Background: an optimization exercise with open tools, aiming at small area. Do not read the settings as production practice. RTL that was checked went through simulation tests only; none was proved equivalent to the original. Not every run is shown, and edits may drop behaviour that the tests do not exercise. For run 2, only the layout was checked, not whether the RTL still works.

==> flow/design.v <==
module DE2(
	input CLOCK_50,
	input rst,
	output [6:0] HEX0,
	output [6:0] HEX1,
	output [6:0] HEX2,
	output [6:0] HEX3,
	output [6:0] HEX4,
	output [6:0] HEX5,
	output [6:0] HEX6,
	output [6:0] HEX7
);
reg [15:0] t;
reg [3:0] k9;
reg [3:0] c11;
always @(posedge CLOCK_50) begin
	if (rst)
		t <= 16'h0800;
	else
		t <= t + 1'b1;
end
always @(posedge CLOCK_50) begin
	if (rst)
		k9 <= 4'd0;
	else if (t[7:0] == 8'h7f)
		k9 <= (k9 == 4'd8) ? 4'd0 : k9 + 1'b1;
end
always @(posedge CLOCK_50) begin
	if (rst)
		c11 <= 4'd0;
	else if (t[6:0] == 7'h3f)
		c11 <= (c11 == 4'd10) ? 4'd0 : c11 + 1'b1;
end
reg [55:0] hex;
always @(*) begin
	case (t[15:12])
		4'd0: hex =
			(k9 == 4'd0) ? 56'h00000000000000 :
			(k9 == 4'd1) ? 56'hf1e3c78f1e3c78 :
			(k9 == 4'd2) ? 56'h0408102040bc02 :
			(k9 == 4'd3) ? 56'h2448912244bc12 :
			(k9 == 4'd4) ? 56'h32649193267c19 :
			(k9 == 4'd5) ? 56'h60c09306067c30 :
			(k9 == 4'd6) ? 56'h48909244867c30 :
			(k9 == 4'd7) ? 56'h4890924f267c30 :
			56'h48909248067c30;
		4'd1: hex =
			(t[10:6] == 5'd0) ? 56'h484924033e1824 :
			(t[10:6] == 5'd1) ? 56'h484924033e1830 :
			(t[10:6] == 5'd2) ? 56'h484924033e1830 :
			(t[10:6] == 5'd3) ? 56'h484924033e3c30 :
			(t[10:6] == 5'd4) ? 56'h484924033e3c30 :
			(t[10:6] == 5'd5) ? 56'h48492403267c30 :
			(t[10:6] == 5'd6) ? 56'h48492403267c30 :
			(t[10:6] == 5'd7) ? 56'h48492408067c30 :
			(t[10:6] == 5'd8) ? 56'h48492408067c30 :
			(t[10:6] == 5'd9) ? 56'h48492248067c30 :
			(t[10:6] == 5'd10) ? 56'h48492248067c30 :
			(t[10:6] == 5'd11) ? 56'h48489248067c30 :
			(t[10:6] == 5'd12) ? 56'h48489248067c30 :
			(t[10:6] == 5'd13) ? 56'h48909248067c30 :
			(t[10:6] == 5'd14) ? 56'h48909248067c30 :
			(t[10:6] == 5'd15) ? 56'h48909248067c30 :
			(t[10:6] == 5'd16) ? 56'h48909248067c30 :
			(t[10:6] == 5'd17) ? 56'h48912124900cf8 :
			(t[10:6] == 5'd18) ? 56'h48912124900cf8 :
			(t[10:6] == 5'd19) ? 56'h60912242492019 :
			(t[10:6] == 5'd20) ? 56'h60912242492019 :
			(t[10:6] == 5'd21) ? 56'hf0c12244849240 :
			(t[10:6] == 5'd22) ? 56'hf0c12244849240 :
			(t[10:6] == 5'd23) ? 56'h33e18244890924 :
			(t[10:6] == 5'd24) ? 56'h33e18244890924 :
			(t[10:6] == 5'd25) ? 56'h8067c304891212 :
			(t[10:6] == 5'd26) ? 56'h8067c304891212 :
			(t[10:6] == 5'd27) ? 56'h4900cf86091224 :
			(t[10:6] == 5'd28) ? 56'h4900cf86091224 :
			(t[10:6] == 5'd29) ? 56'h2492019f0c1224 :
			(t[10:6] == 5'd30) ? 56'h2492019f0c1224 :
			56'h484924033e1824;
		4'd2: hex =
			(t[9:8] == 2'd0) ? 56'h49fc97f81ffc7f :
			(t[9:8] == 2'd1) ? 56'hfe93fa4fe67fb0 :
			(t[9:8] == 2'd2) ? 56'hfe93fa4fe67fb0 :
			56'h49fc97f81ffc7f;
		4'd3: hex =
			(t[9:8] == 2'd0) ? 56'h4893fff8067fff :
			(t[9:8] == 2'd1) ? 56'hfffc924ffffc30 :
			(t[9:8] == 2'd2) ? 56'hfffc924ffffc30 :
			56'h4893fff8067fff;
		4'd4: hex =
			(t[9:8] == 2'd0) ? 56'hfe9097ffe67c7f :
			(t[9:8] == 2'd1) ? 56'h49fffa481fffb0 :
			(t[9:8] == 2'd2) ? 56'h49fffa481fffb0 :
			56'hfe9097ffe67c7f;
		4'd5: hex =
			(c11 == 4'd0) ? 56'hffffffffffffb0 :
			(c11 == 4'd1) ? 56'hfffffffffffc30 :
			(c11 == 4'd2) ? 56'hffffffffe67c30 :
			(c11 == 4'd3) ? 56'hfffffff8067c30 :
			(c11 == 4'd4) ? 56'hfffffa48067c30 :
			(c11 == 4'd5) ? 56'hfffc9248067c30 :
			(c11 == 4'd6) ? 56'hfe909248067c30 :
			(c11 == 4'd7) ? 56'h48909248067c30 :
			(c11 == 4'd8) ? 56'h48909248067c30 :
			(c11 == 4'd9) ? 56'h48909248067c30 :
			56'h48909248067c30;
		4'd6: hex =
			(c11 == 4'd0) ? 56'hfffffff81fffff :
			(c11 == 4'd1) ? 56'hfffffff8067fff :
			(c11 == 4'd2) ? 56'hfffffff8067c7f :
			(c11 == 4'd3) ? 56'hfffffff8067c30 :
			(c11 == 4'd4) ? 56'hfffffa48067c30 :
			(c11 == 4'd5) ? 56'hfffc9248067c30 :
			(c11 == 4'd6) ? 56'hfe909248067c30 :
			(c11 == 4'd7) ? 56'h48909248067c30 :
			(c11 == 4'd8) ? 56'h48909248067c30 :
			(c11 == 4'd9) ? 56'h48909248067c30 :
			56'h48909248067c30;
		4'd7: hex =
			(t[5:4] == 2'd0) ? 56'hffffffffffffff :
			(t[5:4] == 2'd1) ? 56'h48909248067c30 :
			(t[5:4] == 2'd2) ? 56'h48909248067c30 :
			56'hffffffffffffff;
		4'd8: hex =
			({k9, t[7:6]} == 6'd0) ? 56'hffffffffffffb0 :
			({k9, t[7:6]} == 6'd1) ? 56'hfffffffffffc30 :
			({k9, t[7:6]} == 6'd2) ? 56'hffffffffffffb0 :
			({k9, t[7:6]} == 6'd3) ? 56'hffffffffffffb0 :
			({k9, t[7:6]} == 6'd4) ? 56'hffffffffe67c30 :
			({k9, t[7:6]} == 6'd5) ? 56'hfffffff8067c30 :
			({k9, t[7:6]} == 6'd6) ? 56'hfffffffffffc30 :
			({k9, t[7:6]} == 6'd7) ? 56'hffffffffe67c30 :
			({k9, t[7:6]} == 6'd8) ? 56'hfffffa48067c30 :
			({k9, t[7:6]} == 6'd9) ? 56'hfffc9248067c30 :
			({k9, t[7:6]} == 6'd10) ? 56'hfffffff8067c30 :
			({k9, t[7:6]} == 6'd11) ? 56'hfffffa48067c30 :
			({k9, t[7:6]} == 6'd12) ? 56'hfe909248067c30 :
			({k9, t[7:6]} == 6'd13) ? 56'h48909248067c30 :
			({k9, t[7:6]} == 6'd14) ? 56'hfffc9248067c30 :
			({k9, t[7:6]} == 6'd15) ? 56'hfe909248067c30 :
			({k9, t[7:6]} == 6'd16) ? 56'h48909248067c30 :
			({k9, t[7:6]} == 6'd17) ? 56'h48909248067c30 :
			({k9, t[7:6]} == 6'd18) ? 56'h48909248067c30 :
			({k9, t[7:6]} == 6'd19) ? 56'h48909248067c30 :
			({k9, t[7:6]} == 6'd20) ? 56'h48909248067c30 :
			({k9, t[7:6]} == 6'd21) ? 56'hfe909248067c30 :
			({k9, t[7:6]} == 6'd22) ? 56'h48909248067c30 :
			({k9, t[7:6]} == 6'd23) ? 56'h48909248067c30 :
			({k9, t[7:6]} == 6'd24) ? 56'hfffc9248067c30 :
			({k9, t[7:6]} == 6'd25) ? 56'hfffffa48067c30 :
			({k9, t[7:6]} == 6'd26) ? 56'hfe909248067c30 :
			({k9, t[7:6]} == 6'd27) ? 56'hfffc9248067c30 :
			({k9, t[7:6]} == 6'd28) ? 56'hfffffff8067c30 :
			({k9, t[7:6]} == 6'd29) ? 56'hffffffffe67c30 :
			({k9, t[7:6]} == 6'd30) ? 56'hfffffa48067c30 :
			({k9, t[7:6]} == 6'd31) ? 56'hfffffff8067c30 :
			({k9, t[7:6]} == 6'd32) ? 56'hfffffffffffc30 :
			({k9, t[7:6]} == 6'd33) ? 56'hffffffffffffb0 :
			({k9, t[7:6]} == 6'd34) ? 56'hffffffffe67c30 :
			56'hfffffffffffc30;
		4'd9: hex =
			({k9, t[7:6]} == 6'd0) ? 56'h49ffffffffffb0 :
			({k9, t[7:6]} == 6'd1) ? 56'h4893fffffffc30 :
			({k9, t[7:6]} == 6'd2) ? 56'h49ffffffffffb0 :
			({k9, t[7:6]} == 6'd3) ? 56'h49ffffffffffb0 :
			({k9, t[7:6]} == 6'd4) ? 56'h489097ffe67c30 :
			({k9, t[7:6]} == 6'd5) ? 56'h48909248067c30 :
			({k9, t[7:6]} == 6'd6) ? 56'h4893fffffffc30 :
			({k9, t[7:6]} == 6'd7) ? 56'h489097ffe67c30 :
			({k9, t[7:6]} == 6'd8) ? 56'h489097ffe67c30 :
			({k9, t[7:6]} == 6'd9) ? 56'h4893fffffffc30 :
			({k9, t[7:6]} == 6'd10) ? 56'h48909248067c30 :
			({k9, t[7:6]} == 6'd11) ? 56'h489097ffe67c30 :
			({k9, t[7:6]} == 6'd12) ? 56'h49ffffffffffb0 :
			({k9, t[7:6]} == 6'd13) ? 56'hffffffffffffff :
			({k9, t[7:6]} == 6'd14) ? 56'h4893fffffffc30 :
			({k9, t[7:6]} == 6'd15) ? 56'h49ffffffffffb0 :
			({k9, t[7:6]} == 6'd16) ? 56'hffffffffffffff :
			({k9, t[7:6]} == 6'd17) ? 56'hffffffffffffff :
			({k9, t[7:6]} == 6'd18) ? 56'hffffffffffffff :
			({k9, t[7:6]} == 6'd19) ? 56'hffffffffffffff :
			({k9, t[7:6]} == 6'd20) ? 56'hffffffffffffff :
			({k9, t[7:6]} == 6'd21) ? 56'h49ffffffffffb0 :
			({k9, t[7:6]} == 6'd22) ? 56'hffffffffffffff :
			({k9, t[7:6]} == 6'd23) ? 56'hffffffffffffff :
			({k9, t[7:6]} == 6'd24) ? 56'h4893fffffffc30 :
			({k9, t[7:6]} == 6'd25) ? 56'h489097ffe67c30 :
			({k9, t[7:6]} == 6'd26) ? 56'h49ffffffffffb0 :
			({k9, t[7:6]} == 6'd27) ? 56'h4893fffffffc30 :
			({k9, t[7:6]} == 6'd28) ? 56'h48909248067c30 :
			({k9, t[7:6]} == 6'd29) ? 56'h489097ffe67c30 :
			({k9, t[7:6]} == 6'd30) ? 56'h489097ffe67c30 :
			({k9, t[7:6]} == 6'd31) ? 56'h48909248067c30 :
			({k9, t[7:6]} == 6'd32) ? 56'h4893fffffffc30 :
			({k9, t[7:6]} == 6'd33) ? 56'h49ffffffffffb0 :
			({k9, t[7:6]} == 6'd34) ? 56'h489097ffe67c30 :
			56'h4893fffffffc30;
		4'd10: hex =
			({k9, t[7:6]} == 6'd0) ? 56'hefdfbf7efffff7 :
			({k9, t[7:6]} == 6'd1) ? 56'hcf9f9e7c7efdf3 :
			({k9, t[7:6]} == 6'd2) ? 56'h48909248067c30 :
			({k9, t[7:6]} == 6'd3) ? 56'hefdfbf7efffff7 :
			({k9, t[7:6]} == 6'd4) ? 56'h4e9d9a7c6efdb3 :
			({k9, t[7:6]} == 6'd5) ? 56'h4a949a58267cb1 :
			({k9, t[7:6]} == 6'd6) ? 56'hcf9f9e7c7efdf3 :
			({k9, t[7:6]} == 6'd7) ? 56'h4e9d9a7c6efdb3 :
			({k9, t[7:6]} == 6'd8) ? 56'h48909248067c30 :
			({k9, t[7:6]} == 6'd9) ? 56'h48909248067c30 :
			({k9, t[7:6]} == 6'd10) ? 56'h4a949a58267cb1 :
			({k9, t[7:6]} == 6'd11) ? 56'h48909248067c30 :
			({k9, t[7:6]} == 6'd12) ? 56'hefdfbf7efffff7 :
			({k9, t[7:6]} == 6'd13) ? 56'hcf9f9e7c7efdf3 :
			({k9, t[7:6]} == 6'd14) ? 56'h48909248067c30 :
			({k9, t[7:6]} == 6'd15) ? 56'hefdfbf7efffff7 :
			({k9, t[7:6]} == 6'd16) ? 56'h4e9d9a7c6efdb3 :
			({k9, t[7:6]} == 6'd17) ? 56'h4a949a58267cb1 :
			({k9, t[7:6]} == 6'd18) ? 56'hcf9f9e7c7efdf3 :
			({k9, t[7:6]} == 6'd19) ? 56'h4e9d9a7c6efdb3 :
			({k9, t[7:6]} == 6'd20) ? 56'h48909248067c30 :
			({k9, t[7:6]} == 6'd21) ? 56'h48909248067c30 :
			({k9, t[7:6]} == 6'd22) ? 56'h4a949a58267cb1 :
			({k9, t[7:6]} == 6'd23) ? 56'h48909248067c30 :
			({k9, t[7:6]} == 6'd24) ? 56'hefdfbf7efffff7 :
			({k9, t[7:6]} == 6'd25) ? 56'hcf9f9e7c7efdf3 :
			({k9, t[7:6]} == 6'd26) ? 56'h48909248067c30 :
			({k9, t[7:6]} == 6'd27) ? 56'hefdfbf7efffff7 :
			({k9, t[7:6]} == 6'd28) ? 56'h4e9d9a7c6efdb3 :
			({k9, t[7:6]} == 6'd29) ? 56'h4a949a58267cb1 :
			({k9, t[7:6]} == 6'd30) ? 56'hcf9f9e7c7efdf3 :
			({k9, t[7:6]} == 6'd31) ? 56'h4e9d9a7c6efdb3 :
			({k9, t[7:6]} == 6'd32) ? 56'h48909248067c30 :
			({k9, t[7:6]} == 6'd33) ? 56'h48909248067c30 :
			({k9, t[7:6]} == 6'd34) ? 56'h4a949a58267cb1 :
			56'h48909248067c30;
		4'd11: hex =
			(t[10:6] == 5'd0) ? 56'h61e0cc04849224 :
			(t[10:6] == 5'd1) ? 56'h49e0cc04849224 :
			(t[10:6] == 5'd2) ? 56'h49e0cc04849224 :
			(t[10:6] == 5'd3) ? 56'h4890cc04849224 :
			(t[10:6] == 5'd4) ? 56'h4890cc04849224 :
			(t[10:6] == 5'd5) ? 56'h48909404849224 :
			(t[10:6] == 5'd6) ? 56'h48909404849224 :
			(t[10:6] == 5'd7) ? 56'h48909244849224 :
			(t[10:6] == 5'd8) ? 56'h48909244849224 :
			(t[10:6] == 5'd9) ? 56'h48909248049224 :
			(t[10:6] == 5'd10) ? 56'h48909248049224 :
			(t[10:6] == 5'd11) ? 56'h48909248065224 :
			(t[10:6] == 5'd12) ? 56'h48909248065224 :
			(t[10:6] == 5'd13) ? 56'h48909248067c24 :
			(t[10:6] == 5'd14) ? 56'h48909248067c24 :
			(t[10:6] == 5'd15) ? 56'h48909248067c30 :
			(t[10:6] == 5'd16) ? 56'h48909248067c30 :
			(t[10:6] == 5'd17) ? 56'h484924033e1830 :
			(t[10:6] == 5'd18) ? 56'h484924033e1830 :
			(t[10:6] == 5'd19) ? 56'h2492019f0c1878 :
			(t[10:6] == 5'd20) ? 56'h2492019f0c1878 :
			(t[10:6] == 5'd21) ? 56'h4900cf860c3c19 :
			(t[10:6] == 5'd22) ? 56'h4900cf860c3c19 :
			(t[10:6] == 5'd23) ? 56'h8067c3061e0cc0 :
			(t[10:6] == 5'd24) ? 56'h8067c3061e0cc0 :
			(t[10:6] == 5'd25) ? 56'h33e1830f066024 :
			(t[10:6] == 5'd26) ? 56'h33e1830f066024 :
			(t[10:6] == 5'd27) ? 56'hf0c18783301212 :
			(t[10:6] == 5'd28) ? 56'hf0c18783301212 :
			(t[10:6] == 5'd29) ? 56'h60c3c198090924 :
			(t[10:6] == 5'd30) ? 56'h60c3c198090924 :
			56'h61e0cc04849224;
		4'd12: hex =
			(t[8:7] == 2'd0) ? 56'hffffffffffffff :
			(t[8:7] == 2'd1) ? 56'h48909248067c30 :
			(t[8:7] == 2'd2) ? 56'h48909248067c30 :
			56'hffffffffffffff;
		4'd13: hex =
			(t[8:7] == 2'd0) ? 56'h48909248067c30 :
			(t[8:7] == 2'd1) ? 56'h244921280a7886 :
			(t[8:7] == 2'd2) ? 56'h244921280a7886 :
			56'h48909248067c30;
		4'd14: hex =
			(t[9:8] == 2'd0) ? 56'h4890924fffffff :
			(t[9:8] == 2'd1) ? 56'hfffffff8067c30 :
			(t[9:8] == 2'd2) ? 56'hfffffff8067c30 :
			56'h4890924fffffff;
		default: hex = 56'h48909248067c30;
	endcase
end
assign {HEX7, HEX6, HEX5, HEX4, HEX3, HEX2, HEX1, HEX0} = hex;
endmodule
==> flow/run.sh <==
#!/bin/bash
# synth_recipe.tcl (not shown) runs the flow's synth.tcl, then flattens the netlist and writes it again
# the make line also repeats each setting of config.mk as NAME=value (left out here)
make -C /OpenROAD-flow-scripts/flow DESIGN_CONFIG=/design/flow/config.mk WORK_HOME=/design/flow/orfs CLKGATE_MAP_FILE= SYNTH_SCRIPT=/design/flow/synth_recipe.tcl finish
==> flow/config.mk <==
export PLATFORM = sky130hd
export DESIGN_NAME = DE2
export DESIGN_NICKNAME = DE2
export VERILOG_FILES = /design/flow/design.v
export SDC_FILE = /design/flow/constraint.sdc
export NUM_CORES = 4
export LEC_CHECK = 0
export CAP_MARGIN = 20
export CORE_MARGIN = 2
export CORE_UTILIZATION = 40
export SLEW_MARGIN = 20
==> flow/constraint.sdc <==
create_clock -name core_clock -period 10.0 [get_ports {CLOCK_50}]
set_input_delay 2.0000 -clock core_clock [delete_from_list [all_inputs] [get_ports {CLOCK_50}]]
set_output_delay 2.0000 -clock core_clock [all_outputs]
set_load 0.01 [all_outputs]
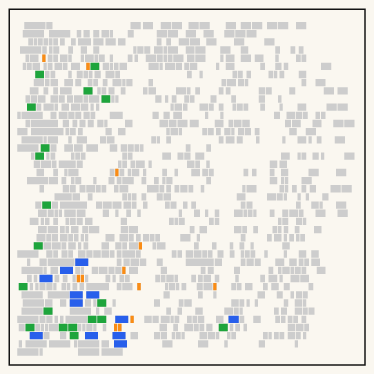
Fig. 1. Gate families picked out (run 1).
(3 px per um)
Blue shows adder and majority cells, cells 12, where south-west. Green shows XOR/XNOR gates, cells 19. Orange shows inverters, cells 12.
number of cells in the finished layout apart from fillers: 995
most common cell after layout, fill and taps aside: o21ai_0

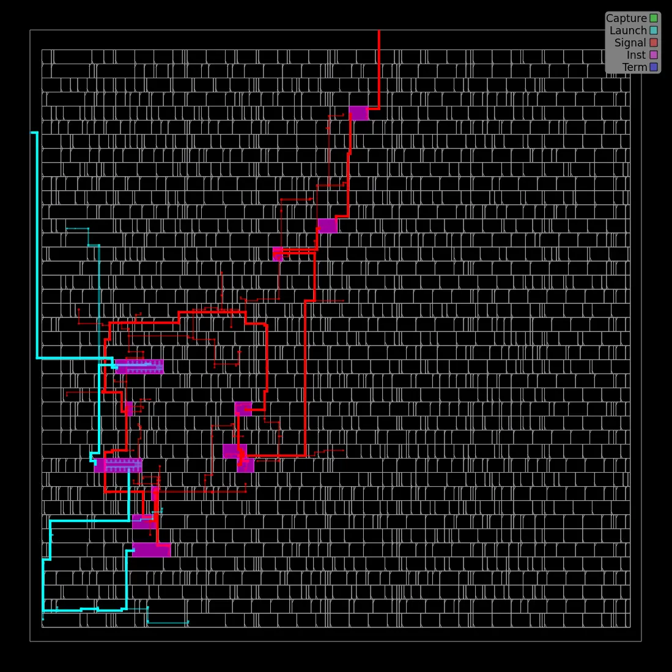
Fig. 2. Worst path highlighted (run 1).
final core occ: 45.9%
PnR worst setup slack: 3.62 ns

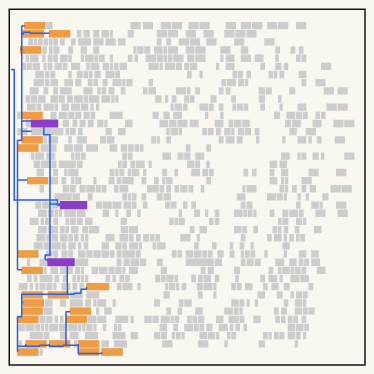
Fig. 3. Clock wires, drivers and flops (run 1).
(3 px per um)
Purple shows cells driving clock nets, count 3. Orange shows flip-flops, count 24. Blue shows clock wires, length 339 um.
There are 4 routed clock nets.
Worst Skew: 0.00250 ns

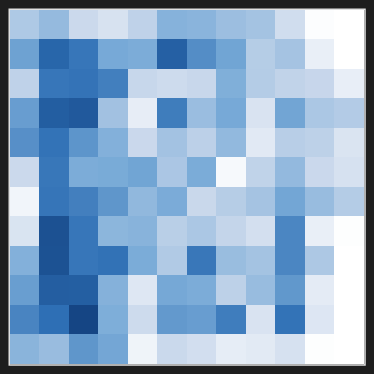
Fig. 4. Cell density map (run 1).
(3 px per um) The die is cut into 12 by 12 equal tiles; white is low, dark blue is high, 0 to 100% covered.
The fullest tile reaches 92%. The densest ninth of the die: south-west. 6.2% of the tiles are over 75% full. The mean over all tiles is 40%.
core area: 12,700 um2
Starting Density: 41.1%

-- run 1: state kept, by name, indices dropped and copies added, names as in the netlist --
signal  cells
k9          4
c11         4
t          16
-- run 1: logic make-up (layout without fill, tap and decap cells) --
| family | Yosys count | after routing |
|---|---|---|
| xor+xnor | 19 | 19 |
| compound gates | 314 | 314 |
| simple gates | 368 | 368 |
| flops | 24 | 24 |
| buf+inv | 89 | 84 |
| fa+ha+maj | 12 | 12 |
| mux | 2 | 2 |
-- run 1: area by class of cell --
class                      count  area [um2]  area share, %
multi-input combinational    715        4320           74.3
timing repair buffer          68         651           11.2
inverter                      12        45.0          0.774
clock buffer                   3        75.1           1.29
sequential                    24         482           8.28
tap                          172         215           3.70
clock inverter                 1        30.0          0.516
-- run 1: synthesized netlist by cell type, drive strengths merged, types with 3 or more instances --
| master | instances |
|---|---|
| nand4 | 23 |
| and2 | 6 |
| clkbuf | 34 |
| a21oi | 82 |
| nor2b | 21 |
| o221ai | 7 |
| a311oi | 3 |
| a2bb2oi | 3 |
| a21o | 8 |
| nand3 | 38 |
| and3b | 3 |
| nor2 | 77 |
| a211oi | 14 |
| and3 | 13 |
| o21a | 5 |
| o311ai | 4 |
| a31oi | 11 |
| a211o | 6 |
| o211ai | 14 |
| or4 | 6 |
| o2111ai | 11 |
| buf | 43 |
| a221oi | 6 |
| a32oi | 3 |
| dfxtp | 24 |
| a2111oi | 3 |
| o31ai | 5 |
| nor3b | 8 |
| or3 | 16 |
| or2 | 7 |
| xnor2 | 7 |
| ha | 11 |
| a22oi | 6 |
| xor2 | 12 |
| nand2 | 78 |
| o22ai | 8 |
| nor4 | 6 |
| a21boi | 8 |
| inv | 12 |
| o21ai | 85 |
| nand2b | 20 |
| nor3 | 31 |
-- run 1: through the flow --
step / utilization (%) / std cells
after floorplan: - / 828
after global placement: 45.0 / 990
after detailed placement: 45.0 / 990
after CTS: 45.9 / 994
after global routing: 45.9 / 995
final: 45.9 / 995
-- run 1: metal layers --
layer,vias up,track usage (%)
met5,-,0
met4,0,27.5
met2,588,62.2
met3,157,4.22
met1,3322,44.7
li1,3132,-
==> results_dict.tcl, run 1 <==
set metrics [dict create \
    status "complete, no violations" \
    synth_fa_ha_area_share_pct 2.84 \
    place_area_um2 5710 \
    grt_pass1_wl_mm 40.8 \
    antenna_found_initial 0 \
    drive_gt1_share_pct 4.86 \
    synth_edf_count 0 \
    synthTopCellsByArea "dfxtp_1 (9.2%), o21ai_0 (8.0%), a21oi_1 (7.8%), nand2_1 (5.6%), nor2_1 (5.5%)" \
    timing.final.crit_period_ns 6.38 \
    r2r_end "t[14]$_SDFF_PP0_" \
    grt_use_total_pct 37.6 \
    synth_fp_nets 841 \
    dieArea_um2 13900 \
    startpoint "k9[0]$_SDFFE_PP0N_" \
    synth_top_area_share_pct 9.23 \
    synth_compound_gate_area_share_pct 39.4 \
    synth_top_family_by_area "compound AO/OA/AOI/OAI gates" \
    cts_root_buf "clkbuf_16" \
    critPathKind "flip-flop to output port" \
    cts_setup_buffers 0 \
    critical_path_depth 9 \
    nNetsFinal 837 \
    yosysSeqAreaShare_pct 9.23 \
    min_to "t[0]$_SDFF_PP0_" \
    grt_pass1_vias 6783 \
    cp.arrival_ns 4.38 \
    layout_common_cells "o21ai_0 (83), a21oi_1 (81), nand2_1 (78), nor2_1 (76), clkdlybuf4s50_1 (57)" \
    grt_setup_unrepaired "no" \
    syn-cell-area_um2 5200 \
    place.gp.congestion 1.05 \
    max_freq_mhz 157 \
    die_w_um 118 \
    cp_slowest_stage_delay_ns 0.91 \
    cts_tree "built" \
    syn_to_final_growth_pct 11.8 \
    hold_slack_ns 0.462 \
    crit_fanout 29 \
    synth_xor_area_share_pct 3.20 \
    endpoint "HEX2[1]" \
    antenna_cells 0 \
    clock_latency_ns 0.26 \
    cp_slowest_cell "nor2_1" \
    yosysTopAreaCell "dfxtp_1" \
    stdcell_area_um2 5820 \
    period_share_pct 63.8 \
    io_buffers 57 \
    drt_iter0_drc 1060 \
    yosys.area_share.simple_pct 37.2 \
    start_kind "flip-flop" \
    cts_made_buffers 3 \
    clk_pin_slew_ns 0.06 \
    hp-start "t[0]$_SDFF_PP0_" \
    wire_per_inst_um 27.4 \
    synth_mux_area_share_pct 0.409 \
    tightest_slew_ns 1.05 \
    ys_async_sr_fraction_pct 0 \
    row_count 41 \
    grt_max_degree 72 \
    maxCapViolations 0 \
    max-clock-path-buffers 2 \
    avgSynthCellArea_um2 6.29 \
    path_cells "inv_1 -> ha_1 -> nor2_1 -> a41oi_1 -> a2bb2oi_1 -> nor4_2 -> a21oi_1 -> or4b_1 -> clkdlybuf4s50_1" \
    met1_length_mm 10.1 \
    highest_layer "met4" \
    die_h_um 118 \
    hold_buffers 0 \
    n_fill_cell 1338 \
    slew_headroom_pct 29.4 \
    htree_levels 1 \
    place_ws_ns 4.04 \
    cp_num_buf_inv 2 \
    synth.ff_latch_count 24 \
    required_ns 8.00 \
    synth_cell_types 90 \
    post_cts_resized 0 \
    min_path_type "flip-flop to flip-flop" \
    wl_met3_mm 2.52 \
    hold_depth 1 \
    ys.flop_type "dfxtp_1" \
]
## Run 2: files that changed since run 1, shown whole
==> flow/design.v <==
module DE2(
	input CLOCK_50,
	input rst,
	output reg [6:0] HEX0,
	output reg [6:0] HEX1,
	output reg [6:0] HEX2,
	output reg [6:0] HEX3,
	output reg [6:0] HEX4,
	output reg [6:0] HEX5,
	output reg [6:0] HEX6,
	output reg [6:0] HEX7
);
function [6:0] digit_seg;
	input [3:0] d;
	case (d)
		4'd0: digit_seg = 7'b1000000;
		4'd1: digit_seg = 7'b1111001;
		4'd2: digit_seg = 7'b0100100;
		4'd3: digit_seg = 7'b0110000;
		4'd4: digit_seg = 7'b0011001;
		4'd5: digit_seg = 7'b0010010;
		4'd6: digit_seg = 7'b0000010;
		4'd7: digit_seg = 7'b1111000;
		4'd8: digit_seg = 7'b0000000;
		4'd9: digit_seg = 7'b0010000;
		default: digit_seg = 7'b1111111;
	endcase
endfunction
function [6:0] mirror_seg;
	input [3:0] d;
	case (d)
		4'd0: mirror_seg = 7'b1000000;
		4'd1: mirror_seg = 7'b1111001;
		4'd2: mirror_seg = 7'b0010010;
		4'd3: mirror_seg = 7'b0000110;
		4'd4: mirror_seg = 7'b0101001;
		4'd5: mirror_seg = 7'b0100100;
		4'd6: mirror_seg = 7'b0000100;
		4'd7: mirror_seg = 7'b1110001;
		4'd8: mirror_seg = 7'b0000000;
		4'd9: mirror_seg = 7'b0100000;
		default: mirror_seg = 7'b1111111;
	endcase
endfunction
function [3:0] num;
	input [2:0] k;
	case (k)
		3'd7: num = 4'd2;
		3'd6: num = 4'd2;
		3'd5: num = 4'd5;
		3'd4: num = 4'd2;
		3'd3: num = 4'd0;
		3'd2: num = 4'd4;
		3'd1: num = 4'd7;
		default: num = 4'd3;
	endcase
endfunction
localparam [31:0] numbers = 32'h22520473;
reg [11:0] clk_div;
always @(posedge CLOCK_50) begin
	if (rst)
		clk_div <= 12'd0;
	else
		clk_div <= clk_div + 1'b1;
end
wire tick_11 = (clk_div[11:0] == 12'h7ff);
wire tick_8  = (clk_div[8:0]  == 9'h0ff);
wire tick_7  = (clk_div[7:0]  == 8'h7f);
wire tick_6  = (clk_div[6:0]  == 7'h3f);
wire tick_4  = (clk_div[4:0]  == 5'h0f);
reg [3:0] effect;
always @(posedge CLOCK_50) begin
	if (rst)
		effect <= 4'd0;
	else if (tick_11)
		effect <= effect + 1'b1;
end
reg blink;
always @(posedge CLOCK_50) begin
	if (rst)
		blink <= 1'b0;
	else if (tick_7)
		blink <= ~blink;
end
reg flash;
always @(posedge CLOCK_50) begin
	if (rst)
		flash <= 1'b0;
	else if (tick_4)
		flash <= ~flash;
end
reg [3:0] left_right [0:7];
reg [3:0] shift_count;
integer i;
always @(posedge CLOCK_50) begin
	if (rst) begin
		shift_count <= 4'd0;
	end else if (tick_6) begin
		if (shift_count < 8) begin
			left_right[shift_count[2:0]] <= num(shift_count[2:0]);
			shift_count <= shift_count + 1'b1;
		end else begin
			for (i = 1; i < 8; i = i + 1) begin
				left_right[i-1] <= left_right[i];
			end
			left_right[7] <= num(shift_count[2:0] - 3'd1);
			shift_count <= shift_count + 1'b1;
		end
	end
end
reg [3:0] right_left [0:7];
reg [3:0] shift_count_rl;
always @(posedge CLOCK_50) begin
	if (rst) begin
		shift_count_rl <= 4'd0;
	end else if (tick_6) begin
		if (shift_count_rl < 8) begin
			right_left[3'd7 - shift_count_rl[2:0]] <= num(3'd7 - shift_count_rl[2:0]);
			shift_count_rl <= shift_count_rl + 1'b1;
		end else begin
			right_left[7] <= right_left[6];
			right_left[6] <= right_left[5];
			right_left[5] <= right_left[4];
			right_left[4] <= right_left[3];
			right_left[3] <= right_left[2];
			right_left[2] <= right_left[1];
			right_left[1] <= right_left[0];
			right_left[0] <= numbers[shift_count_rl[2:0] * 4 +: 4];
			shift_count_rl <= shift_count_rl + 1'b1;
		end
	end
end
reg toggle;
always @(posedge CLOCK_50) begin
	if (rst)
		toggle <= 1'b0;
	else if (tick_8)
		toggle <= ~toggle;
end
reg [3:0] display_stack;
always @(posedge CLOCK_50) begin
	if (rst)
		display_stack <= 4'd0;
	else if (tick_6) begin
		if (display_stack >= 10)
			display_stack <= 4'd0;
		else
			display_stack <= display_stack + 1'b1;
	end
end
reg [3:0] index;
reg direction;
always @(posedge CLOCK_50) begin
	if (rst) begin
		index <= 4'd0;
		direction <= 1'b0;
	end else if (tick_6) begin
		if (direction == 0) begin
			if (index < 8)
				index <= index + 1'b1;
			else
				direction <= 1'b1;
		end else begin
			if (index > 0)
				index <= index - 1'b1;
			else
				direction <= 1'b0;
		end
	end
end
reg [3:0] count_tetris;
always @(posedge CLOCK_50) begin
	if (rst)
		count_tetris <= 4'd0;
	else if (tick_6) begin
		if (count_tetris >= 5)
			count_tetris <= 4'd0;
		else
			count_tetris <= count_tetris + 1'b1;
	end
end
reg [3:0] start_countdown [0:7];
integer j;
reg all_zero;
always @(posedge CLOCK_50) begin
	if (rst) begin
		for (j = 0; j < 8; j = j + 1) begin
			start_countdown[j] <= 4'd8;
		end
	end else if (tick_7) begin
		all_zero = 1'b1;
		for (j = 0; j < 8; j = j + 1) begin
			if (start_countdown[j] > num(j[2:0])) begin
				start_countdown[j] <= start_countdown[j] - 1'b1;
				all_zero = 1'b0;
			end
		end
		if (all_zero) begin
			for (j = 0; j < 8; j = j + 1) begin
				start_countdown[j] <= 4'd8;
			end
		end
	end
end
always @(*) begin
	case (effect)
		4'b0000: begin 
			HEX0 = digit_seg(start_countdown[0]);
			HEX1 = digit_seg(start_countdown[1]);
			HEX2 = digit_seg(start_countdown[2]);
			HEX3 = digit_seg(start_countdown[3]);
			HEX4 = digit_seg(start_countdown[4]);
			HEX5 = digit_seg(start_countdown[5]);
			HEX6 = digit_seg(start_countdown[6]);
			HEX7 = digit_seg(start_countdown[7]);
		end
		4'b0001: begin
			HEX0 = digit_seg(left_right[0]);
			HEX1 = digit_seg(left_right[1]);
			HEX2 = digit_seg(left_right[2]);
			HEX3 = digit_seg(left_right[3]);
			HEX4 = digit_seg(left_right[4]);
			HEX5 = digit_seg(left_right[5]);
			HEX6 = digit_seg(left_right[6]);
			HEX7 = digit_seg(left_right[7]);
		end
		4'b0010: begin 
			HEX0 = (toggle) ? digit_seg(num(0)) : 7'b1111111;
			HEX1 = (!toggle) ? digit_seg(num(1)) : 7'b1111111;
			HEX2 = (toggle) ? digit_seg(num(2)) : 7'b1111111;
			HEX3 = (!toggle) ? digit_seg(num(3)) : 7'b1111111;
			HEX4 = (toggle) ? digit_seg(num(4)) : 7'b1111111;
			HEX5 = (!toggle) ? digit_seg(num(5)) : 7'b1111111;
			HEX6 = (toggle) ? digit_seg(num(6)) : 7'b1111111;
			HEX7 = (!toggle) ? digit_seg(num(7)) : 7'b1111111;
		end
		4'b0011: begin 
			HEX0 = (toggle) ? digit_seg(num(0)) : 7'b1111111;
			HEX1 = (toggle) ? digit_seg(num(1)) : 7'b1111111;
			HEX2 = (!toggle) ? digit_seg(num(2)) : 7'b1111111;
			HEX3 = (!toggle) ? digit_seg(num(3)) : 7'b1111111;
			HEX4 = (toggle) ? digit_seg(num(4)) : 7'b1111111;
			HEX5 = (toggle) ? digit_seg(num(5)) : 7'b1111111;
			HEX6 = (!toggle) ? digit_seg(num(6)) : 7'b1111111;
			HEX7 = (!toggle) ? digit_seg(num(7)) : 7'b1111111;
		end
		4'b0100: begin 
			HEX0 = (toggle) ? digit_seg(num(0)) : 7'b1111111;
			HEX1 = (!toggle) ? digit_seg(num(1)) : 7'b1111111;
			HEX2 = (!toggle) ? digit_seg(num(2)) : 7'b1111111;
			HEX3 = (toggle) ? digit_seg(num(3)) : 7'b1111111;
			HEX4 = (toggle) ? digit_seg(num(4)) : 7'b1111111;
			HEX5 = (!toggle) ? digit_seg(num(5)) : 7'b1111111;
			HEX6 = (!toggle) ? digit_seg(num(6)) : 7'b1111111;
			HEX7 = (toggle) ? digit_seg(num(7)) : 7'b1111111;
		end
		4'b0101: begin 
			HEX0 = 7'b1111111;
			HEX1 = 7'b1111111;
			HEX2 = 7'b1111111;
			HEX3 = 7'b1111111;
			HEX4 = 7'b1111111;
			HEX5 = 7'b1111111;
			HEX6 = 7'b1111111;
			HEX7 = 7'b1111111; 
			if(display_stack >=0) HEX0 = digit_seg(num(0));
			if(display_stack >=1) HEX1 = digit_seg(num(1));
			if(display_stack >=2) HEX2 = digit_seg(num(2));
			if(display_stack >=3) HEX3 = digit_seg(num(3));
			if(display_stack >=4) HEX4 = digit_seg(num(4));
			if(display_stack >=5) HEX5 = digit_seg(num(5));
			if(display_stack >=6) HEX6 = digit_seg(num(6));
			if(display_stack >=7) HEX7 = digit_seg(num(7));
		end
		4'b0110: begin
			HEX0 = 7'b1111111;
			HEX1 = 7'b1111111;
			HEX2 = 7'b1111111;
			HEX3 = 7'b1111111;
			HEX4 = 7'b1111111;
			HEX5 = 7'b1111111;
			HEX6 = 7'b1111111;
			HEX7 = 7'b1111111; 
			if(display_stack >=3) HEX0 = digit_seg(num(0));
			if(display_stack >=2) HEX1 = digit_seg(num(1));
			if(display_stack >=1) HEX2 = digit_seg(num(2));
			if(display_stack >=0) HEX3 = digit_seg(num(3));
			if(display_stack >=4) HEX4 = digit_seg(num(4));
			if(display_stack >=5) HEX5 = digit_seg(num(5));
			if(display_stack >=6) HEX6 = digit_seg(num(6));
			if(display_stack >=7) HEX7 = digit_seg(num(7));
		end
		4'b0111: begin
			if(flash) begin 
				HEX0 = digit_seg(num(0));
				HEX1 = digit_seg(num(1));
				HEX2 = digit_seg(num(2));
				HEX3 = digit_seg(num(3));
				HEX4 = digit_seg(num(4));
				HEX5 = digit_seg(num(5));
				HEX6 = digit_seg(num(6));
				HEX7 = digit_seg(num(7));
			end else begin 
				HEX0 = 7'b1111111;
				HEX1 = 7'b1111111;
				HEX2 = 7'b1111111;
				HEX3 = 7'b1111111;
				HEX4 = 7'b1111111;
				HEX5 = 7'b1111111;
				HEX6 = 7'b1111111;
				HEX7 = 7'b1111111;
			end
		end
		4'b1000: begin
			HEX0 = 7'b1111111;
			HEX1 = 7'b1111111;
			HEX2 = 7'b1111111;
			HEX3 = 7'b1111111;
			HEX4 = 7'b1111111;
			HEX5 = 7'b1111111;
			HEX6 = 7'b1111111;
			HEX7 = 7'b1111111;
			if (index >= 0) HEX0 = digit_seg(num(0));
			if (index >= 1) HEX1 = digit_seg(num(1));
			if (index >= 2) HEX2 = digit_seg(num(2));
			if (index >= 3) HEX3 = digit_seg(num(3));
			if (index >= 4) HEX4 = digit_seg(num(4));
			if (index >= 5) HEX5 = digit_seg(num(5));
			if (index >= 6) HEX6 = digit_seg(num(6));
			if (index >= 7) HEX7 = digit_seg(num(7));
		end
		4'b1001: begin
			HEX0 = 7'b1111111;
			HEX1 = 7'b1111111;
			HEX2 = 7'b1111111;
			HEX3 = 7'b1111111;
			HEX4 = 7'b1111111;
			HEX5 = 7'b1111111;
			HEX6 = 7'b1111111;
			HEX7 = 7'b1111111;
			if (index >= 0) HEX0 = digit_seg(num(0));
			if (index >= 1) HEX1 = digit_seg(num(1));
			if (index >= 2) HEX2 = digit_seg(num(2));
			if (index >= 3) HEX3 = digit_seg(num(3));
			if (index >= 3) HEX4 = digit_seg(num(4));
			if (index >= 2) HEX5 = digit_seg(num(5));
			if (index >= 1) HEX6 = digit_seg(num(6));
			if (index >= 0) HEX7 = digit_seg(num(7));
			if (index >= 7) HEX0 = 7'b1111111;
			if (index >= 6) HEX1 = 7'b1111111;
			if (index >= 5) HEX2 = 7'b1111111;
			if (index >= 4) HEX3 = 7'b1111111;
			if (index >= 4) HEX4 = 7'b1111111;
			if (index >= 5) HEX5 = 7'b1111111;
			if (index >= 6) HEX6 = 7'b1111111;
			if (index >= 7) HEX7 = 7'b1111111;
		end
		4'b1010: begin
			HEX0 = 7'b1111111;
			HEX1 = 7'b1111111;
			HEX2 = 7'b1111111;
			HEX3 = 7'b1111111;
			HEX4 = 7'b1111111;
			HEX5 = 7'b1111111;
			HEX6 = 7'b1111111;
			HEX7 = 7'b1111111;
			if(count_tetris>=0) begin 
				HEX0 = 7'b1110111; HEX1 = 7'b1111111; HEX2 = 7'b1111111; HEX3 = 7'b1110111;
				HEX4 = 7'b1110111; HEX5 = 7'b1110111; HEX6 = 7'b1110111; HEX7 = 7'b1110111;
			end
			if(count_tetris>=1) begin
				HEX0 = 7'b1110011; HEX1 = 7'b1111011; HEX2 = 7'b1111011; HEX3 = 7'b1100011;
				HEX4 = 7'b1100111; HEX5 = 7'b1110011; HEX6 = 7'b1100111; HEX7 = 7'b1100111;
			end
			if(count_tetris>=2) begin 
				HEX0 = 7'b0110011; HEX1 = 7'b1111011; HEX2 = 7'b0111011; HEX3 = 7'b1100011;
				HEX4 = 7'b0100111; HEX5 = 7'b0110011; HEX6 = 7'b0100111; HEX7 = 7'b0100111;
			end
			if(count_tetris>=3) begin 
				HEX0 = 7'b0110001; HEX1 = 7'b1111001; HEX2 = 7'b0011001; HEX3 = 7'b1000001;
				HEX4 = 7'b0100101; HEX5 = 7'b0010011; HEX6 = 7'b0100101; HEX7 = 7'b0100101;
			end
			if(count_tetris>=4) begin 
				HEX0 = 7'b0110000; HEX1 = 7'b1111000; HEX2 = 7'b0011001; HEX3 = 7'b1000000;
				HEX4 = 7'b0100100; HEX5 = 7'b0010010; HEX6 = 7'b0100100; HEX7 = 7'b0100100;
			end
		end
		4'b1011: begin 
			HEX0 = digit_seg(right_left[0]);
			HEX1 = digit_seg(right_left[1]);
			HEX2 = digit_seg(right_left[2]);
			HEX3 = digit_seg(right_left[3]);
			HEX4 = digit_seg(right_left[4]);
			HEX5 = digit_seg(right_left[5]);
			HEX6 = digit_seg(right_left[6]);
			HEX7 = digit_seg(right_left[7]);
		end
		4'b1100: begin
			if(blink) begin 
				HEX0 = digit_seg(num(0));
				HEX1 = digit_seg(num(1));
				HEX2 = digit_seg(num(2));
				HEX3 = digit_seg(num(3));
				HEX4 = digit_seg(num(4));
				HEX5 = digit_seg(num(5));
				HEX6 = digit_seg(num(6));
				HEX7 = digit_seg(num(7));
			end else begin 
				HEX0 = 7'b1111111;
				HEX1 = 7'b1111111;
				HEX2 = 7'b1111111;
				HEX3 = 7'b1111111;
				HEX4 = 7'b1111111;
				HEX5 = 7'b1111111;
				HEX6 = 7'b1111111;
				HEX7 = 7'b1111111;
			end
		end
		4'b1101: begin
			if(blink) begin
				HEX0 = mirror_seg(num(0));
				HEX1 = mirror_seg(num(1));
				HEX2 = mirror_seg(num(2));
				HEX3 = mirror_seg(num(3));
				HEX4 = mirror_seg(num(4));
				HEX5 = mirror_seg(num(5));
				HEX6 = mirror_seg(num(6));
				HEX7 = mirror_seg(num(7));
			end else begin 
				HEX0 = digit_seg(num(0));
				HEX1 = digit_seg(num(1));
				HEX2 = digit_seg(num(2));
				HEX3 = digit_seg(num(3));
				HEX4 = digit_seg(num(4));
				HEX5 = digit_seg(num(5));
				HEX6 = digit_seg(num(6));
				HEX7 = digit_seg(num(7));
			end
		end
		4'b1110: begin
			HEX0 = (toggle) ? digit_seg(num(0)) : 7'b1111111;
			HEX1 = (toggle) ? digit_seg(num(1)) : 7'b1111111;
			HEX2 = (toggle) ? digit_seg(num(2)) : 7'b1111111;
			HEX3 = (toggle) ? digit_seg(num(3)) : 7'b1111111;
			HEX4 = (!toggle) ? digit_seg(num(4)) : 7'b1111111;
			HEX5 = (!toggle) ? digit_seg(num(5)) : 7'b1111111;
			HEX6 = (!toggle) ? digit_seg(num(6)) : 7'b1111111;
			HEX7 = (!toggle) ? digit_seg(num(7)) : 7'b1111111;
		end
		default: begin
			HEX0 = digit_seg(num(0));
			HEX1 = digit_seg(num(1));
			HEX2 = digit_seg(num(2));
			HEX3 = digit_seg(num(3));
			HEX4 = digit_seg(num(4));
			HEX5 = digit_seg(num(5));
			HEX6 = digit_seg(num(6));
			HEX7 = digit_seg(num(7));
		end
	endcase
end
endmodule
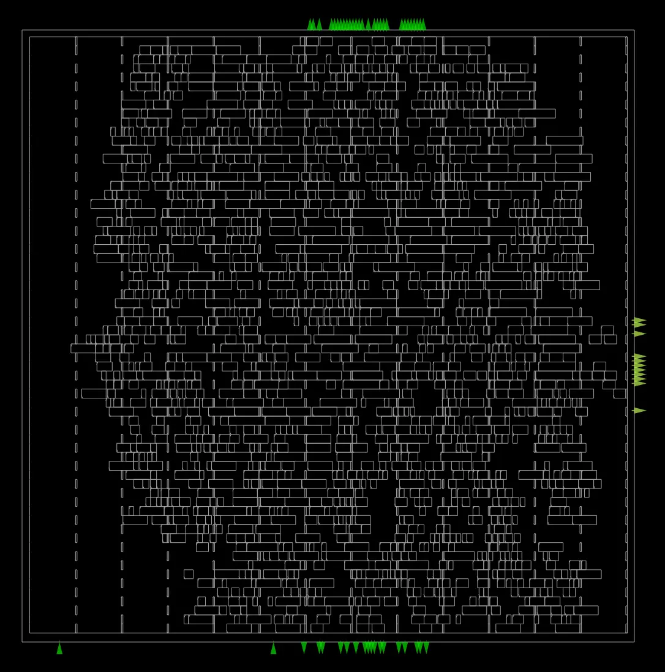
Fig. 5. Placed standard cells (run 2).
row cnt: 66
Filler cells: 3,157

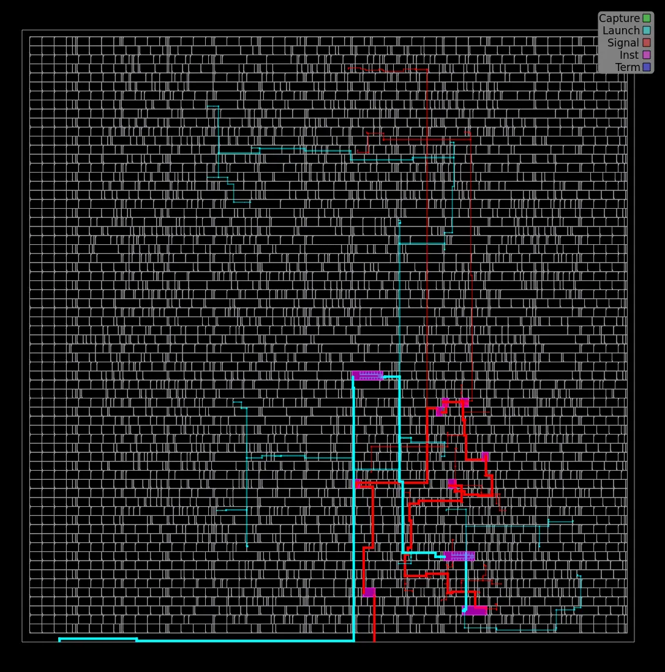
Fig. 6. Worst path highlighted (run 2).
setup TNS: 0 ns
PnR worst setup slack: 3.75 ns
Min Clock Period, post-route: 6.25 ns

==> run 2 against run 1 <==
  * Via count up 56%
  * Flip-flop and latch count rose by 152
  * Synthesized cell count increased by 85%
  * Fmax up 2.1%
  * Synthesized area grew 150%
  * Die area increased by 140%
  * Core utilization shrank 1.3 points
  * Critical endpoint is now HEX0[2]
  * Largest cell class unchanged
==> results_dict.tcl, run 2 <==
set metrics [dict create \
    place.gp.congestion 0.915 \
    io_buffers 57 \
    start_util_pct 40.3 \
    critPathKind "flip-flop to output port" \
    finClkSkew_ns 0.0119 \
    drc_errors 0 \
    synth.ff_latch_count 176 \
    synth_common_cells "ha_1 (170), nor2_1 (139), dfxtp_1 (128)" \
    required_ns 8.00 \
    post_cts_resized 0 \
    drt_iter0_drc 1224 \
    synthCells 1533 \
    grt_pass1_wl_mm 59.0 \
    ys_async_sr_fraction_pct 0 \
    cp.arrival_ns 4.25 \
    synth_top_family_by_area "compound AO/OA/AOI/OAI gates" \
    hold_depth 1 \
    clk_pin_slew_ns 0.07 \
    r2r_cells 10 \
    nNetsFinal 1698 \
    synth_cell_types 90 \
    seqCellArea_um2 4000 \
    clock_latency_ns 0.45 \
    maxCapViolations 0 \
    synth_xor_area_share_pct 1.55 \
    layout_common_cells "ha_1 (170), nor2_1 (139), dfxtp_1 (128), inv_1 (125), a21oi_1 (113)" \
    synth_fp_nets 1705 \
    grt_pass1_vias 10542 \
    min_path_type "flip-flop to flip-flop" \
    yosysTopAreaCell "dfxtp_1" \
    mostFrequentLayoutCell "ha_1" \
    cts_made_buffers 17 \
    syn_to_final_growth_pct 10.9 \
    slew_headroom_pct 34.1 \
    synth_mux_area_share_pct 4.80 \
    max_freq_mhz 160 \
    tightest_slew_ns 0.985 \
    antenna_cells 0 \
    place_inst 1949 \
    yosysWarnings 2 \
    synth_edf_count 48 \
    end_kind "output port" \
    synthTopCellsByArea "dfxtp_1 (20%), ha_1 (16%), edfxtp_1 (11%), a21oi_1 (4.3%), nor2_1 (4.0%)" \
    r2r-start "clk_div[0]$_SDFF_PP0_" \
    core_area_um2 32300 \
    avgSynthCellArea_um2 8.48 \
    totalWireLength_mm 37.5 \
    die_h_um 184 \
    yosys.area_share.simple_pct 17.7 \
    cts_tree "built" \
    antenna_found_initial 0 \
    start_kind "flip-flop" \
    status "complete, no violations" \
    hold_viol_final 0 \
    vias 11253 \
    grt_setup_unrepaired "no" \
    synth_top_area_share_pct 19.7 \
    wire_per_inst_um 18.9 \
    dp.final_hpwl_mm 28.0 \
    viasPerCell 5.68 \
    drtAntennaViolNets 0 \
    min_to "clk_div[0]$_SDFF_PP0_" \
    period_share_pct 62.5 \
    cts_root_buf "clkbuf_16" \
    hold_buffers 0 \
    grt_use_total_pct 22.5 \
    ys.flop_type "dfxtp_1" \
    htree_levels 4 \
    drt-pass1-iter-count 9 \
    dieArea_um2 34000 \
    crit_fanout 28 \
    maxSlewViolCount 0 \
    synth_compound_gate_area_share_pct 22.0 \
    grt.overflow.total 0 \
    drive_gt1_share_pct 5.91 \
    pin_count 58 \
    final_cells 1981 \
    max-clock-path-buffers 2 \
    r2r_slack_ns 6.46 \
    yosysSeqAreaShare_pct 30.8 \
    clock-sinks 176 \
    die_w_um 184 \
    startpoint "effect[3]$_SDFFE_PP0N_" \
    cts_setup_buffers 0 \
    multi_input_area_um2 8130 \
    synth_most_common_cell "ha_1" \
    syn-cell-area_um2 13000 \
    grt_max_degree 64 \
    hp-start "clk_div[0]$_SDFF_PP0_" \
    synth_fa_ha_area_share_pct 16.4 \
    setup_viol 0 \
]
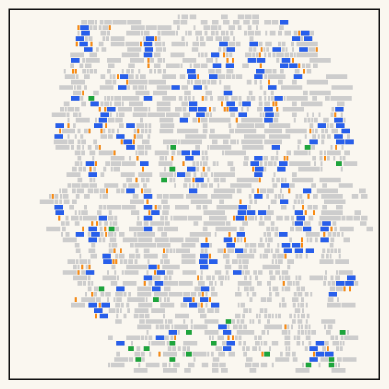
Fig. 7. Gate families picked out (run 2).
(2 px per um)
Orange shows inverters, cells 129. Blue shows adder and majority cells, cells 170, where spread over the die. Green shows XOR/XNOR gates, cells 23.

==> run 2: cell types whose count changed in the layout (fill, tap and decap cells not counted), sizes merged, moves of 20 or more <==
cell / delta
a31oi: +20
ha: +159
nor2: +63
dfxtp: +104
mux2i: +49
edfxtp: +48
o21ai: -22
a222oi: +23
inv: +119
a21oi: +31
==> run 2: area by class of cell <==
cell class	count	share of cell area [%]
tap	442	3.84
clock inverter	13	0.929
multi-input combinational	1131	56.4
timing repair buffer	71	4.67
clock buffer	19	3.07
sequential	176	27.8
inverter	129	3.36
==> run 2: worst max path at each step <==
stage,slack (ns),depth (start not counted),end
3_3_place_gp,4.38,7,HEX0[2]
5_1_grt,3.53,7,HEX0[2]
2_1_floorplan,5.70,9,flip-flop
4_1_cts,3.77,7,HEX0[2]
6_report,3.75,7,HEX0[2]
3_5_place_dp,4.26,7,HEX0[2]
==> run 2: logic make-up after synthesis <==
group | Yosys count
AO/OA/AOI/OAI | 413
adder cells (fa/ha/maj) | 170
AND/OR/NAND/NOR | 464
multiplexers | 61
flip-flops | 176
buffers and inverters | 226
XOR/XNOR | 23
==> run 2: stage by stage <==
stage	hold WS (ns)	worst slack, ns	util [%]	area [um2]
6_report	0.440	3.75	44.6	14400
5_1_grt	0.488	3.53	44.6	14400
4_1_cts	0.442	3.77	44.6	14400
3_5_place_dp	0.424	4.26	42.9	13800
3_3_place_gp	0.413	4.38	42.9	13800
2_1_floorplan	0.398	5.70	-	13000
==> run 2: routing by layer <==
layer	up-vias	global-route usage (%)	wire length, um
met5	-	0	0
met4	0	9.44	1310
met3	52	3.60	1940
met2	271	35.6	17100
met1	5412	30.3	17200
li1	5518	-	-
==> run 2: critical path, cell delays in order, from the launching register on <==
cell and delay, ns:
dfxtp_1 0.90, nor2b_1 0.52, nand3_1 0.56, or2_2 0.51
nor3_1 0.19, a21oi_1 0.31, nand4_1 0.24, clkdlybuf4s50_1 0.56

==> what the ideal ports hide <==
How much do the figures lean on ideal ports? The routed layouts below were timed once more, with nothing changed but the port constraints. Step 1 (the two cells are an assumption about what drives the block):
set clk [get_ports {CLOCK_50}]
set_driving_cell -lib_cell sky130_fd_sc_hd__clkbuf_16 $clk
set_driving_cell -lib_cell sky130_fd_sc_hd__buf_2 [delete_from_list [all_inputs] $clk]
Step 2 adds t to the input delays and takes it off the output delays; t is the mean of the earliest and latest rising clock arrival at the registers after step 1. Input paths then give back, and output paths get back, about the clock's delay inside the block. Three values: ideal ports, drivers, drivers and shift; two values: the first two.
| run | t, ns | setup WS [ns] | worst setup path after step 2 | slew at the worst register clock pin (ns) | worst slew at a driven data input, ns |
|---|---|---|---|---|---|
| run 1 | 0.292 | 3.618 / 3.588 / 3.880 | register to output | 0.06 / 0.06 | 0.03 |
| run 2 | 0.488 | 3.750 / 3.702 / 4.191 | register to output | 0.07 / 0.07 | 0.03 |
After both steps every run listed still meets setup and hold.
